This design comes from an exercise in tuning for small area, a short achievable clock period and few clock cycles per item on the open sky130 flow, not from production work.
RTL that was checked went through simulation tests only; none was proved equivalent to the original.
Not every run is shown, and edits may drop behaviour that the tests do not exercise.
For run 2, only the layout was checked, not whether the RTL still works.

$ cat flow/run.sh
#!/bin/bash
# synth_recipe.tcl (not shown) runs the flow's synth.tcl, then flattens the netlist and writes it again
# the make line also repeats each setting of config.mk as NAME=value (left out here)
make -C /OpenROAD-flow-scripts/flow DESIGN_CONFIG=/design/flow/config.mk WORK_HOME=/design/flow/orfs CLKGATE_MAP_FILE= SYNTH_SCRIPT=/design/flow/synth_recipe.tcl finish
$ cat flow/config.mk
export PLATFORM = sky130hd
export DESIGN_NAME = barnsley
export DESIGN_NICKNAME = barnsley
export VERILOG_FILES = /design/flow/design.v
export SDC_FILE = /design/flow/constraint.sdc
export NUM_CORES = 4
export LEC_CHECK = 0
export CAP_MARGIN = 20
export CORE_MARGIN = 2
export CORE_UTILIZATION = 40
export SLEW_MARGIN = 20
$ cat flow/constraint.sdc
create_clock -name core_clock -period 15.0 [get_ports {clk}]
set_input_delay 3.0000 -clock core_clock [delete_from_list [all_inputs] [get_ports {clk}]]
set_output_delay 3.0000 -clock core_clock [all_outputs]
set_load 0.01 [all_outputs]
$ cat flow/design.v
`default_nettype none
`timescale 1ns / 1ps
module mul #(
    WIDTH=25,   
    FBITS=20    
    )(
    input wire signed [WIDTH-1:0] a,    
    input wire signed [WIDTH-1:0] b,    
    output reg signed [WIDTH-1:0] val   
    );
    localparam IBITS = WIDTH - FBITS;     
    localparam MSB = 2*WIDTH - IBITS - 1;  
    localparam LSB = WIDTH - IBITS;        
    localparam HALF = {1'b1, {FBITS-1{1'b0}}}; 
    reg sig_diff;   
    reg signed [WIDTH-1:0] a1, b1;   
    reg signed [WIDTH-1:0] prod_t;   
    reg signed [2*WIDTH-1:0] prod;   
    reg [FBITS-1:0] rbits;           
    reg round;   
    reg even;    
    reg signed [WIDTH-1:0] u_result;    
    always @(*) begin
        sig_diff = a[WIDTH-1] ^ b[WIDTH-1];
        a1 = a[WIDTH-1] ? -a : a;    
        b1 = b[WIDTH-1] ? -b : b;    
        prod = a1 * b1;  
        prod_t = prod[MSB:LSB];  
        rbits  = prod[FBITS-1:0];  
        round  = prod[FBITS-1];    
        even  = ~prod[FBITS];      
         u_result = (round && !(even && rbits == HALF)) ? prod_t + 25'b1 : prod_t;  
         val = sig_diff ? -u_result : u_result;
        end
endmodule
`timescale 1ns / 1ps
 module random(
  output wire [31:0] out,
  input wire clk,  
  input wire reset,
  input wire request        
  ); 
  parameter [31:0] mod = 32'b1000_0000_0000_0000_0000_0000_0000_0000;  
  parameter [31:0] a = 32'd22695477;    
  parameter [31:0] c = 32'b1;            
  reg [31:0] temp;              
  reg [63:0] temp1;             
  reg [31:0] temp2;             
  reg [31:0] temp_out;          
  reg [1:0] state;              
always @(posedge clk) begin
        if(state == 2'b00)
            temp1 <= temp * a + c;   
        else if(state == 2'b01)
            temp2 <= temp1 % mod;    
end
always @(posedge clk or posedge reset) begin
        if (reset) begin
            temp <= 32'd13;
            state <= 2'b00;
            temp_out <= 32'd0;
        end
        else begin
            if(state == 2'b00) begin 
                state <= 2'b01;
            end
            else if(state == 2'b01) begin
                state <= 2'b10;
            end
            else begin
                temp <= temp2;         
                if(request) 
                    state <= 2'b00;    
            end
            if (request)
                temp_out <= temp2;
        end
end
assign out = temp_out;
 endmodule
`default_nettype none
`timescale 1ns / 1ps
module barnsley #(
    FP_WIDTH=25,    
    FP_INT=5       
    ) (
    input  wire clk,                                     
    input wire reset,                                    
    output wire [19:0] iter_max,                          
    input wire iter_change,                              
    output reg done,                                     
    output wire complete,                                
    output reg signed [FP_WIDTH-1:0] xn,                 
    output reg signed [FP_WIDTH-1:0] yn
    );
    reg signed [FP_WIDTH-1:0] mul_a_1, mul_b_1, mul_a_2, mul_b_2;
    wire signed [FP_WIDTH-1:0] mul_val_1, mul_val_2;
    mul #(.WIDTH(FP_WIDTH), .FBITS(FP_WIDTH - FP_INT)) mul_inst_0 (
        /*verilator lint_on PINCONNECTEMPTY*/
        .a(mul_a_1),
        .b(mul_b_1),
        .val(mul_val_1)
    );
    mul #(.WIDTH(FP_WIDTH), .FBITS(FP_WIDTH - FP_INT)) mul_inst_1 (
        /*verilator lint_on PINCONNECTEMPTY*/
        .a(mul_a_2),
        .b(mul_b_2),
        .val(mul_val_2)
    );
    wire [31:0] random_out;
    random random_inst(.out(random_out), .clk(clk), .reset(reset), .request(done) );
    reg [19:0] n;
    reg signed [FP_WIDTH-1:0] x;
    reg signed [FP_WIDTH-1:0] y;
    reg [3:0] state;  
    reg [19:0] iter_value;
    reg iter_reg;
    wire iter_button;
    always @(posedge clk) 
    begin
        iter_reg <= iter_change;
    end
    assign iter_button = iter_change & ~iter_reg;
    localparam signed [FP_WIDTH-1:0] FP_0_16 = 25'b0000000101000111101011100;  
    localparam signed [FP_WIDTH-1:0] FP_0_15 = 25'b0000000100110011001100110;  
    localparam signed [FP_WIDTH-1:0] NFP_0_15 = 25'b1111111011001100110011010;  
    localparam signed [FP_WIDTH-1:0] FP_0_85 = 25'b0000011011001100110011001;  
    localparam signed [FP_WIDTH-1:0] FP_0_04 = 25'b0000000001010001111010111;   
    localparam signed [FP_WIDTH-1:0] NFP_0_04 = 25'b1111110011001100110011010;  
    localparam signed [FP_WIDTH-1:0] FP_0_2  = 25'b0000000110011001100110011;   
    localparam signed [FP_WIDTH-1:0] FP_0_23 = 25'b0000000111010111000010100;  
    localparam signed [FP_WIDTH-1:0] FP_0_22 = 25'b0000000111000010100011110;  
    localparam signed [FP_WIDTH-1:0] FP_0_24 = 25'b0000000111101011100001010;  
    localparam signed [FP_WIDTH-1:0] FP_0_26 = 25'b0000001000010100011110101;  
    localparam signed [FP_WIDTH-1:0] NFP_0_26 = 25'b1111110111101011100001011; 
    localparam signed [FP_WIDTH-1:0] FP_0_28 = 25'b0000001000111101011100001;  
    localparam signed [FP_WIDTH-1:0] FP_1_5  = 25'b0000110000000000000000000;  
    assign complete = (n >= iter_value);
    always @(posedge clk or posedge reset) 
    begin
        if (reset) 
            begin
                x <= 0;  y <= 0;
                xn <= 0; yn <= 0;
                n <= 0;  done <= 0;
                state <= 0;
                iter_value <= 1000;
            end
        else if (iter_button) 
            begin
                done <= 0;
                if (iter_value < 10000)
                    iter_value <= iter_value + 3000; 
            end
        else if (complete)
            done <= 0;
        else
            begin
                case (state)
                    4'b0000: 
                    begin
                        done <= 0;
                        state <= 4'b0001;
                    end
                    4'b0001: 
                    begin
                        done <= 0;
                        if (random_out < 32'd21474836)
                                xn <= 0;
                        else if (random_out < 32'd1846835936)
                            begin 
                                mul_a_1 <= x;
                                mul_b_1 <= FP_0_85;  
                                mul_a_2 <= y;
                                mul_b_2 <= FP_0_04;  
                            end
                        else if (random_out < 32'd1997159792)
                            begin 
                                mul_a_1 <= x;
                                mul_b_1 <= FP_0_2;  
                                mul_a_2 <= y;
                                mul_b_2 <= (FP_0_26);  
                            end
                        else 
                            begin
                                mul_a_1 <= x;
                                mul_b_1 <= (FP_0_15);  
                                mul_a_2 <= y;
                                mul_b_2 <= FP_0_28;  
                            end
                        state <= 4'b0010;
                    end
                    4'b0010: 
                    begin
                        done <= 0;
                        if (random_out < 32'd21474836)
                                xn <= 0;
                        else if (random_out < 32'd1846835936)
                            begin
                                xn <= mul_val_1 + mul_val_2; 
                            end
                        else if (random_out < 32'd1997159792)
                            begin 
                                xn <= mul_val_1 - mul_val_2; 
                            end
                        else 
                            begin
                                xn <= -mul_val_1 + mul_val_2;
                            end
                        state <= 4'b0011;
                    end
                    4'b0011: 
                    begin
                        done <= 0;
                        if (random_out < 32'd21474836)
                            begin
                                mul_a_1 <= FP_0_16;  
                                mul_b_1 <= y; 
                            end
                        else if (random_out < 32'd1846835936)
                            begin 
                                mul_a_1 <= x;
                                mul_b_1 <= (FP_0_04);  
                                mul_a_2 <= y;
                                mul_b_2 <= FP_0_85;  
                            end
                        else if (random_out < 32'd1997159792)
                            begin 
                                mul_a_1 <= x;
                                mul_b_1 <= FP_0_23;  
                                mul_a_2 <= y;
                                mul_b_2 <= FP_0_22;  
                            end
                        else 
                            begin
                                mul_a_1 <= x;
                                mul_b_1 <= FP_0_26;  
                                mul_a_2 <= y;
                                mul_b_2 <= FP_0_24;  
                            end
                        state <= 4'b0100;
                    end 
                    4'b0100: 
                    begin
                        done <= 0;
                        if (random_out < 32'd21474836)
                            begin
                                yn <= mul_val_1;
                            end
                        else if (random_out < 32'd1846835936) 
                            begin 
                                yn <= -mul_val_1 + mul_val_2 + FP_1_5;
                            end
                        else if (random_out < 32'd1997159792)
                            begin 
                                yn <= mul_val_1 + mul_val_2 + FP_1_5;
                            end
                        else 
                            begin
                                yn <= mul_val_1 + mul_val_2;
                            end
                        state <= 4'b0101;
                    end                     
                    4'b0101:
                    begin
                        x <= xn;
                        y <= yn;
                        n <= n + 1;
                        done <= 1;
                        state <= 4'b0000;
                    end
                endcase
            end
    end
    assign iter_max = iter_value;
endmodule
Run 1, M1 wires:
Supply wires on this layer in gray. Cells faint in the background.
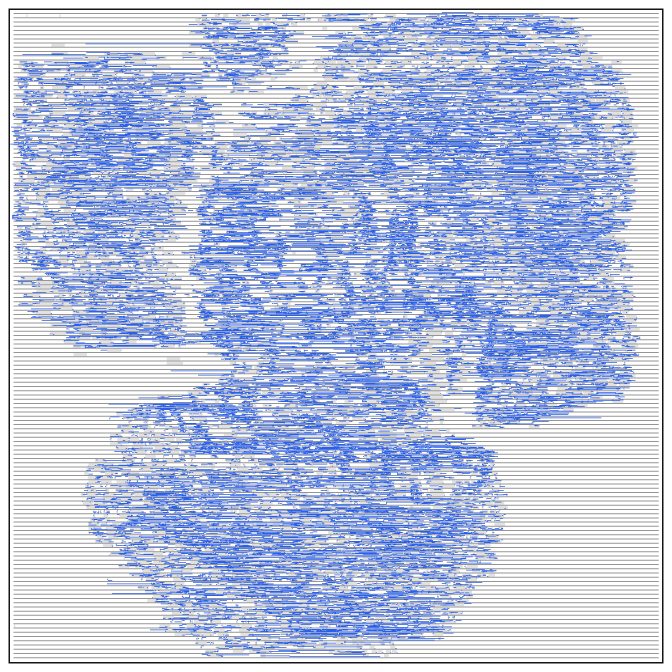
The layer holds 41% of the routed length. The wires run mostly horizontal. 8669 nets have wire on it.

Run 1, the metal 2 layer:
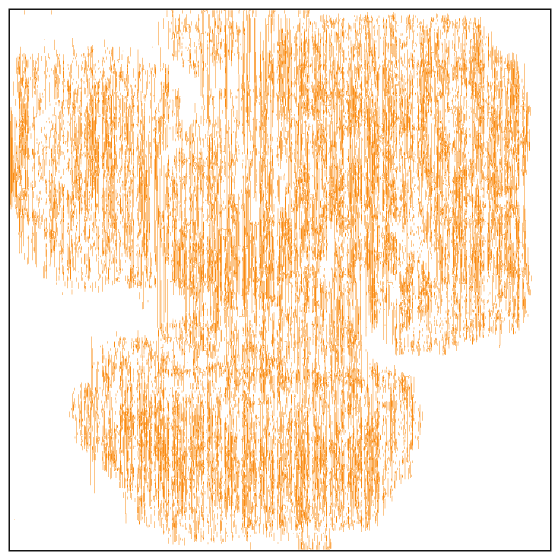
The layer carries 101 mm of wire. 7825 nets have wire on it.

==> metrics.log, run 1 <==
[metrics] CTS Buffer Depth: 3
[metrics] site row count: roughly 150
[metrics] Non-Filler Instances: between 9000 and 10000
[metrics] layout overhead on the synthesized area: 8.96%
[metrics] average wire per cell in the routed design: 21.7 um
[metrics] Setup crit end kind: flop
[metrics] Main synth FF type: dfrtp_1
[metrics] H-tree depth: 2
[metrics] cell with the most instances after synthesis: inv_1
[metrics] maximum fanout encountered on the critical timing path: 7
[metrics] max-slew violation count: 0
[metrics] synthesis warning total: 3
[metrics] Fin. Hold Viols: 0
[metrics] die span in y: 418 um
[metrics] highest clock frequency the design can meet: 69.6 MHz
[metrics] top-level port count: 75
[metrics] cell area after synthesis: 68700 sq um
[metrics] vias after detailed routing: about 51000
[metrics] cell count after placement: 9566
[metrics] die area: 175000 sq um
[metrics] Worst path most repeated cell: fa_1
[metrics] startpoint type of the worst setup path: flop
[metrics] Synth Area in Compound Gates: 0.0833
[metrics] result of the run: no timing/DRC/antenna violations
[metrics] setup slack at placement: 273 ps
[metrics] CTS tree: yes
[metrics] total global routing overflow: 0
[metrics] number of buffer and inverter instances along the worst setup path: 7
[metrics] Post-Synth Simple-Gate Area: 0.126
[metrics] count of hold-fix buffers inserted at cts: 0
[metrics] Final period util: 0.958
[metrics] number of nets in the finished design: 9223
[metrics] number of global-route vias before repair: 54500
[metrics] max-cap viol count: 0
[metrics] worst path setup slack after routing: 624 ps
[metrics] kind of critical path: reg2reg
[metrics] clock-pin slew reported for the worst setup and hold paths after clock tree synthesis: 60 ps
[metrics] kind of path behind the tightest hold check: reg2reg
[metrics] DP Wirelength: 174 mm
[metrics] slew of the pin with the lowest slew margin: 1150 ps
[metrics] later-pin clock latency in the skew report: 650 ps
[metrics] antenna-violating nets left: 0
[metrics] Unique masters post-synth: 106
[metrics] clock sink total: 355
[metrics] first-pass GRT wire length: between 300 and 400 mm
[metrics] total iterations of the first detailed-routing run: 5
[metrics] final core area utilization: 0.437
[metrics] data arrival time at the worst-slack endpoint: ~15000 ps
[metrics] share of layout cells above drive strength 1: 0.0719
[metrics] post-synthesis instance total: 7337
[metrics] Crit path largest cell delay: 580 ps
[metrics] largest registers ranked by flip-flop count: random_inst.temp1 (31), random_inst.temp2 (31), random_inst.temp (31)
[metrics] mux contribution to synthesized area: 0.0187
[metrics] fraction of registers with async set or reset after synthesis: 0.572
[metrics] # DRC: 0
[metrics] biggest area consumer among synthesized cells: fa_1
[metrics] total routed wirelength: 210 mm
[metrics] Max transition margin: 0.226
Testbench counts for the RTL of run 1, summed over its fixed seeds: cycles 480,024, points 80,000.
Run 1, met3 routing:
Scale bar: 100 um. Cells faint in the background.
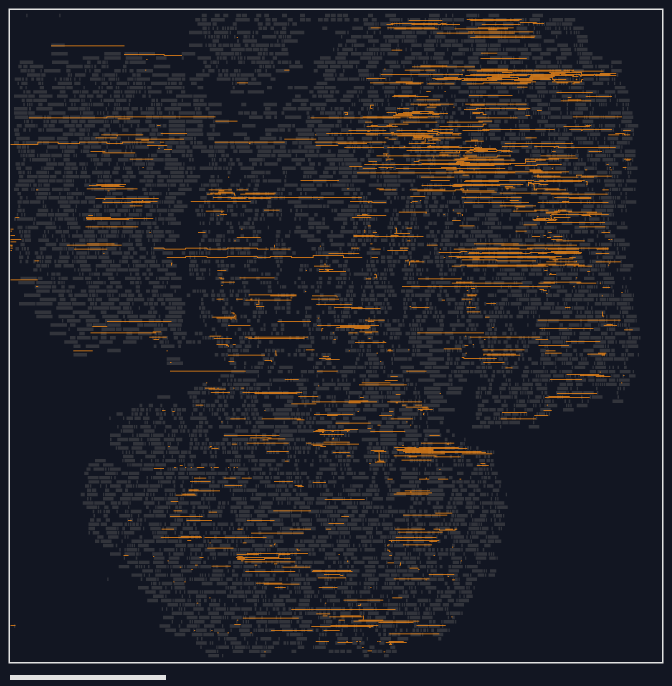
The longest straight run is 101 um. The layer carries 12200 um of wire.

## run 1: cell usage in the layout (no fill, tap or decap), types with 16 or more instances in the layout
master              n
inv_1            1664
fa_1             1264
nand2_1           631
ha_1              562
nor2_1            503
xnor2_1           266
and2_1            263
buf_4             209
dfrtp_1           194
a21oi_1           189
o21ai_0           179
edfxtp_1          151
xor2_1            112
mux2_2            104
nor3_1             73
clkdlybuf4s50_1    71
nand3_1            61
a21o_1             54
o21bai_1           53
clkbuf_16          43
nand2b_1           42
nor2b_1            42
and3_1             37
a211oi_1           34
nand4_1            31
o22ai_1            30
a22oi_1            30
or4_1              26
or3_1              25
nor4_1             24
o31ai_1            24
o21a_1             19
a31oi_1            18
a221o_1            18
or2_2              16
a221oi_1           16
## run 1: per-layer routing
| metal | track usage | vias to the layer above | part of all wire |
|---|---|---|---|
| li1 | - | 22900 | - |
| met1 | 0.319 | 26000 | 0.41 |
| met2 | 0.415 | 1647 | 0.48 |
| met3 | 0.0290 | 344 | 0.058 |
| met4 | 0.105 | 0 | 0.051 |
| met5 | 0 | - | 0 |
## run 1: logic make-up (layout without fill, tap and decap cells)
kind of cell	count (synthesis)	after routing
and+or+nand+nor	1839	1839
buffers and inverters	1942	2030
AOI/OAI and AO/OA	843	843
xor gates and xnor gates	414	414
DFF	355	355
adders and majority gates	1828	1828
other	1	4
muxes	115	115
## run 1: per-stage QoR
stage	area [sq um]
detailed placement	72900
floorplan	68700
global placement	72900
global route	74800
CTS	74400
finish	74800
## run 1: repair_timing
item,CTS,global route
gates resized for setup,0,48
setup endpoints to repair,0,12
setup buffers,0,11
## run 1: worst paths after layout
kind	startpoint	to	slack (ps)	cells past startpoint
min	random_inst.temp1[8]$_DFFE_PP_	random_inst.temp2[8]$_DFFE_PP_	410	0
max in group asynchronous	reset	iter_value[4]$_DFFE_PP0P_	10430	3
min reg2reg	random_inst.temp1[8]$_DFFE_PP_	random_inst.temp2[8]$_DFFE_PP_	410	0
max	mul_a_1[2]$_DFFE_PP_	yn[24]$_DFFE_PP0P_	620	50
max reg2reg	mul_a_1[2]$_DFFE_PP_	yn[24]$_DFFE_PP0P_	620	50
min in group asynchronous	reset	random_inst.temp[18]$_DFFE_PP0P_	3270	2
## run 1: worst reg2reg max path: cells and delay by family, from the launching register on
kind | cells | cell delay (ps)
adder cells (fa/ha/maj) | 9 | 4190
AND/OR/NAND/NOR | 13 | 3750
AO/OA/AOI/OAI | 14 | 3490
XOR/XNOR | 6 | 1300
buffers and inverters | 7 | 670
flip-flops | 1 | 500
multiplexers | 1 | 370
## run 1: area by class of cell
type / instances / area, sq um
fill: 16600 / 96300
multi-input combinational: 5042 / 52200
sequential: 355 / 9650
inverter: 1667 / 6260
tap: 2233 / 2790
timing repair buffer: 283 / 2330
clock buffer: 52 / 1160
clock inverter: 28 / 403
antenna: 1 / 2.50
--- run 2: outline of the changes from run 1 ---
flow/design.v: 276 -> 3822 lines; modules unchanged: 0
  fa: new, 4 lines
  ha: new, 4 lines
  mul: edited, 33 -> 3218 lines
  random: edited, 44 -> 545 lines
  barnsley: edited, 194 -> 45 lines
==> module barnsley as of run 2 <==
module barnsley #(
    parameter FP_WIDTH=25,
    parameter FP_INT=5
    ) (
    input  wire clk,
    input  wire reset,
    output wire [19:0] iter_max,
    input  wire iter_change,
    output reg  done,
    output wire complete,
    output reg  signed [FP_WIDTH-1:0] xn,
    output reg  signed [FP_WIDTH-1:0] yn
    );
    reg  [13:0] n;           
    reg  [1:0]  lvl;         
    reg         iter_reg;
    always @(posedge clk)
        iter_reg <= iter_change;
    wire iter_button = iter_change & ~iter_reg;
    assign iter_max = (lvl == 2'd0) ? 20'd1000 :
                      (lvl == 2'd1) ? 20'd4000 :
                      (lvl == 2'd2) ? 20'd7000 : 20'd10000;
    assign complete = (n == iter_max[13:0]);
    wire gen = ~complete;
    wire [3:0] m0, m1, m2, m3;
    random random_inst(.clk(clk), .reset(reset), .request(gen), .m0(m0), .m1(m1), .m2(m2), .m3(m3));
    wire [FP_WIDTH-1:0] x_nxt, y_nxt;
    mul step_inst(.x(xn), .y(yn), .m0(m0), .m1(m1), .m2(m2), .m3(m3), .xo(x_nxt), .yo(y_nxt));
    always @(posedge clk or posedge reset) begin
        if (reset) begin
            xn <= 0; yn <= 0;
            n <= 0; done <= 0;
            lvl <= 0;
        end else begin
            if (iter_button && lvl != 2'd3)
                lvl <= lvl + 2'd1;
            done <= gen;
            n <= n + {13'd0, gen};
            if (gen) begin
                xn <= x_nxt;
                yn <= y_nxt;
            end
        end
    end
endmodule
==> module ha as of run 2 <==
module ha(input wire a, input wire b, output wire s, output wire co);
    assign s  = a ^ b;
    assign co = a & b;
endmodule
==> module fa as of run 2 <==
module fa(input wire a, input wire b, input wire c, output wire s, output wire co);
    assign s  = a ^ b ^ c;
    assign co = (a & b) | (a & c) | (b & c);
endmodule
--- a/flow/config.mk
+++ b/flow/config.mk
@@ -10,2 +10,3 @@
 export CORE_UTILIZATION = 40
 export SLEW_MARGIN = 20
+export SYNTH_HIERARCHICAL = 1
==> run 2 against run 1 <==
  * Highest routed layer unchanged
  * Critical path depth shrank 18
  * Global-route usage grew 0.65 points
  * Sequential share of layout area shrank 6.2 points
  * Still clean
  * Synthesized cell count shrank 49%
  * Non-clock buffer count shrank 135
==> metrics.log, run 2 <==
[metrics] result of the run: no timing/DRC/antenna violations
[metrics] CTS tree: yes
[metrics] post-CTS resize count: 0
[metrics] Fin. Hold Viols: 0
[metrics] post-CTS setup buffer count: 0
[metrics] maximum fanout encountered on the critical timing path: 114
[metrics] cell depth of the worst flop-to-flop path: 32
[metrics] synthesis warning total: 8
[metrics] highest clock frequency the design can meet: 97.1 MHz
[metrics] cell area after synthesis: 37200 sq um
[metrics] diode insertion count for antenna repair: 0
[metrics] layout overhead on the synthesized area: 5.18%
[metrics] H-tree depth: 3
[metrics] Worst path most repeated cell: fa_1
[metrics] Reg2Reg Setup Slack: 4700 ps
[metrics] depth of the worst hold-timing path: 1
[metrics] CTS Buffer Depth: 2
[metrics] kind of path behind the tightest hold check: reg2reg
[metrics] setup slack at placement: 4850 ps
[metrics] Non-Filler Instances: 4925
[metrics] most frequent cells in the layout: 888 x fa_1, 619 x nand2_1, 308 x inv_1, 295 x ha_1, 242 x o21ai_0
[metrics] clock sink total: around 100
[metrics] HP Start: n[13]$_DFF_PP0_
[metrics] die span in y: roughly 310 um
[metrics] DP Wirelength: 96.2 mm
[metrics] first-pass GRT wire length: 181 mm
[metrics] share of layout cells above drive strength 1: 0.0562
[metrics] number of nets in the finished design: 4863
[metrics] # DRC: 0
[metrics] largest registers ranked by flip-flop count: random_inst.t (31), xn (25), yn (25)
[metrics] r2r startpoint: random_inst.m2[2]$_DFFE_PP0P_
[metrics] capture instance of the worst register-to-register path: yn[24]$_DFFE_PP0N_
[metrics] sink of the worst hold path: n[13]$_DFF_PP0_
[metrics] total routed wirelength: 117 mm
[metrics] clock-pin slew reported for the worst setup and hold paths after clock tree synthesis: 110 ps
[metrics] data arrival time at the worst-slack endpoint: 10610 ps
[metrics] total global routing overflow: 0
[metrics] count of hold-fix buffers inserted at cts: 0
[metrics] cell count after placement: 4908
[metrics] startpoint type of the worst setup path: flop
[metrics] final core area utilization: 0.425
[metrics] mean post-synth cell area: 9.86 sq um
[metrics] die area: 95400 sq um
[metrics] Crit path largest cell delay: a little under 900 ps
[metrics] total iterations of the first detailed-routing run: 6
[metrics] slew of the pin with the lowest slew margin: 1110 ps
[metrics] vias after detailed routing: 27800
==> run 2: cell types whose count changed in the layout (fill, tap and decap cells not counted), sizes merged, moves of 60 or more <==
| cell | change |
|---|---|
| ha | -269 |
| edfxtp | -151 |
| o21ai | +68 |
| nor2 | -358 |
| a21oi | -81 |
| dfrtp | -108 |
| buf | -127 |
| o211ai | +60 |
| inv | -1359 |
| nor3 | -66 |
| fa | -376 |
| and2 | -252 |
| xnor2 | -218 |
==> run 2: area by class of cell <==
class                   count  area, sq um
fillers                  8989        52800
multi-input cells        3102        32200
clock inverters             7         76.3
well taps                1243         1560
inverters                 313         1180
clock buffers               9          225
flip-flops and latches    103         2600
repair buffers            148         1290
==> run 2: worst max-delay path by stage <==
stage          slack [ps]                 end                     startpoint  depth (start not counted)
2_1_floorplan        6130  xn[18]$_DFFE_PP0N_  random_inst.m2[2]$_DFFE_PP0P_                         36
3_3_place_gp         5100  yn[24]$_DFFE_PP0N_  random_inst.m2[2]$_DFFE_PP0P_                         32
3_5_place_dp         4850  yn[24]$_DFFE_PP0N_  random_inst.m2[2]$_DFFE_PP0P_                         32
4_1_cts              4760  yn[24]$_DFFE_PP0N_  random_inst.m2[2]$_DFFE_PP0P_                         32
5_1_grt              4100  yn[24]$_DFFE_PP0N_  random_inst.m2[2]$_DFFE_PP0P_                         32
6_report             4700  yn[24]$_DFFE_PP0N_  random_inst.m2[2]$_DFFE_PP0P_                         32
==> run 2: through the flow <==
| stage | cell area (sq um) |
|---|---|
| final | 39100 |
| after floorplan | 37200 |
| after global routing | 39100 |
| after detailed placement | 38800 |
| after global placement | 38800 |
| after CTS | 39100 |
==> run 2: metal layers <==
layer	GRT usage	vias to the layer above	wire length, um
met5	0	-	0
met4	0.0812	0	4250
li1	-	12000	-
met2	0.413	1365	55800
met1	0.339	14300	47700
met3	0.0484	219	9340
==> run 2: worst max-delay path: cells and delay by family (launching register included) <==
| family | cells | cell delay [ps] |
|---|---|---|
| DFF | 1 | 880 |
| AOI/OAI and AO/OA | 8 | 1890 |
| buffers and inverters | 3 | 1260 |
| muxes | 1 | 250 |
| and+or+nand+nor | 8 | 1500 |
| xor gates and xnor gates | 2 | 260 |
| adders and majority gates | 10 | 4050 |
Run 2, M1 wires:
Supply wires on this layer in gray. Cells faint in the background.
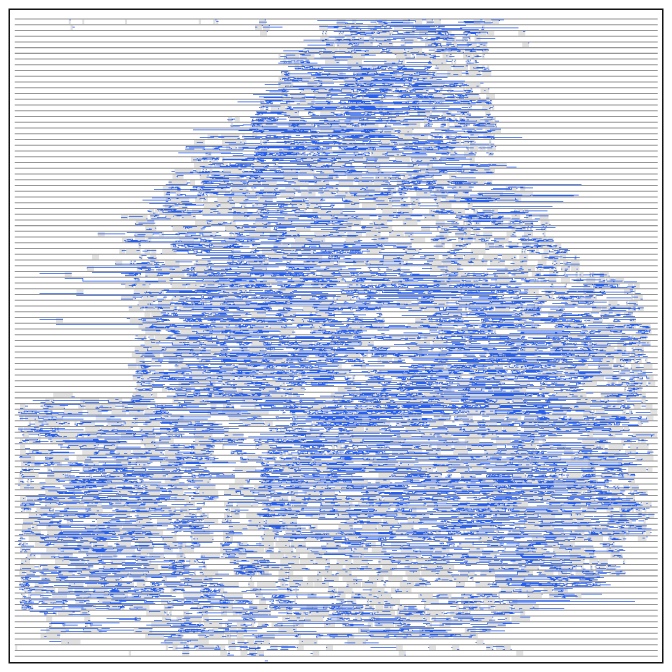
4429 nets have wire on it. The layer carries 47.7 mm of wire. The longest straight run is 80.0 um. The layer holds 41% of the routed length.

Run 2, met3 routing:
Scale bar: 100 um. Cells faint in the background.
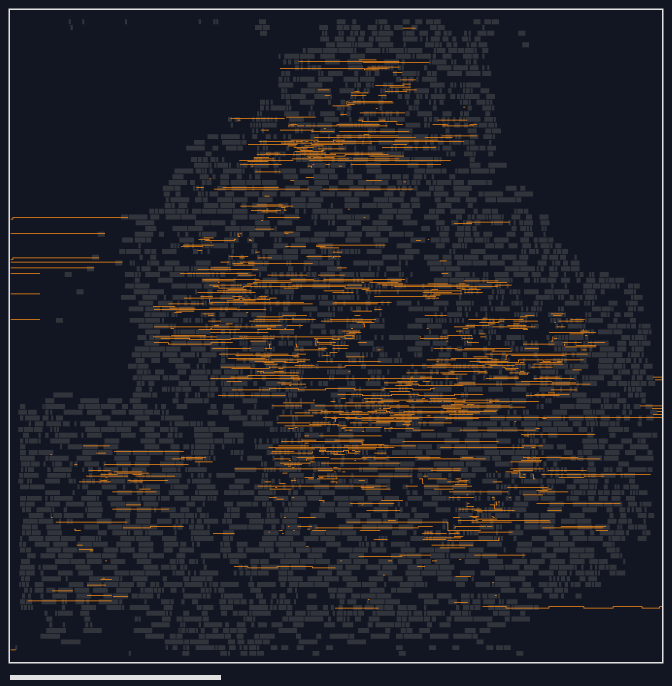
The wires run mostly horizontal. The layer holds 8.0% of the routed length. 463 nets have wire on it. The layer carries 9340 um of wire. The longest straight run is 142 um.

Run 2, routing view:
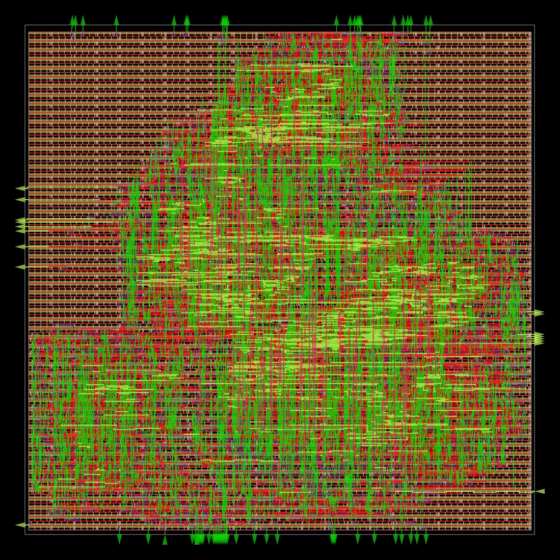
length of routed met2 wiring: 55.8 mm
overall fraction of global-route tracks in use: 0.253

## port drivers added, routing unchanged
How much do the figures lean on ideal ports? The routed layouts below were timed once more, with nothing changed but the port constraints.
Step 1 assumes that a clkbuf_16 drives the clock port and a buf_2 every other input.
Step 2 times the ports against the registers' clock, not the clock port: input delays grow and output delays shrink by t, the midpoint of the rising clock arrivals with the driver on.
Slacks: ideal ports / drivers / drivers and shift; pairs: ideal ports / drivers.
run	t (ns)	slack for setup (ns)	worst setup path at the end	slew at the worst register clock pin (ns)	pins driven straight from the clock port
run 1	0.686	0.624 / 0.624 / 0.624	register to register	0.07 / 0.07	1
run 2	0.482	4.705 / 4.705 / 4.705	register to register	0.11 / 0.11	1
After both steps setup and hold are still met in every run listed.
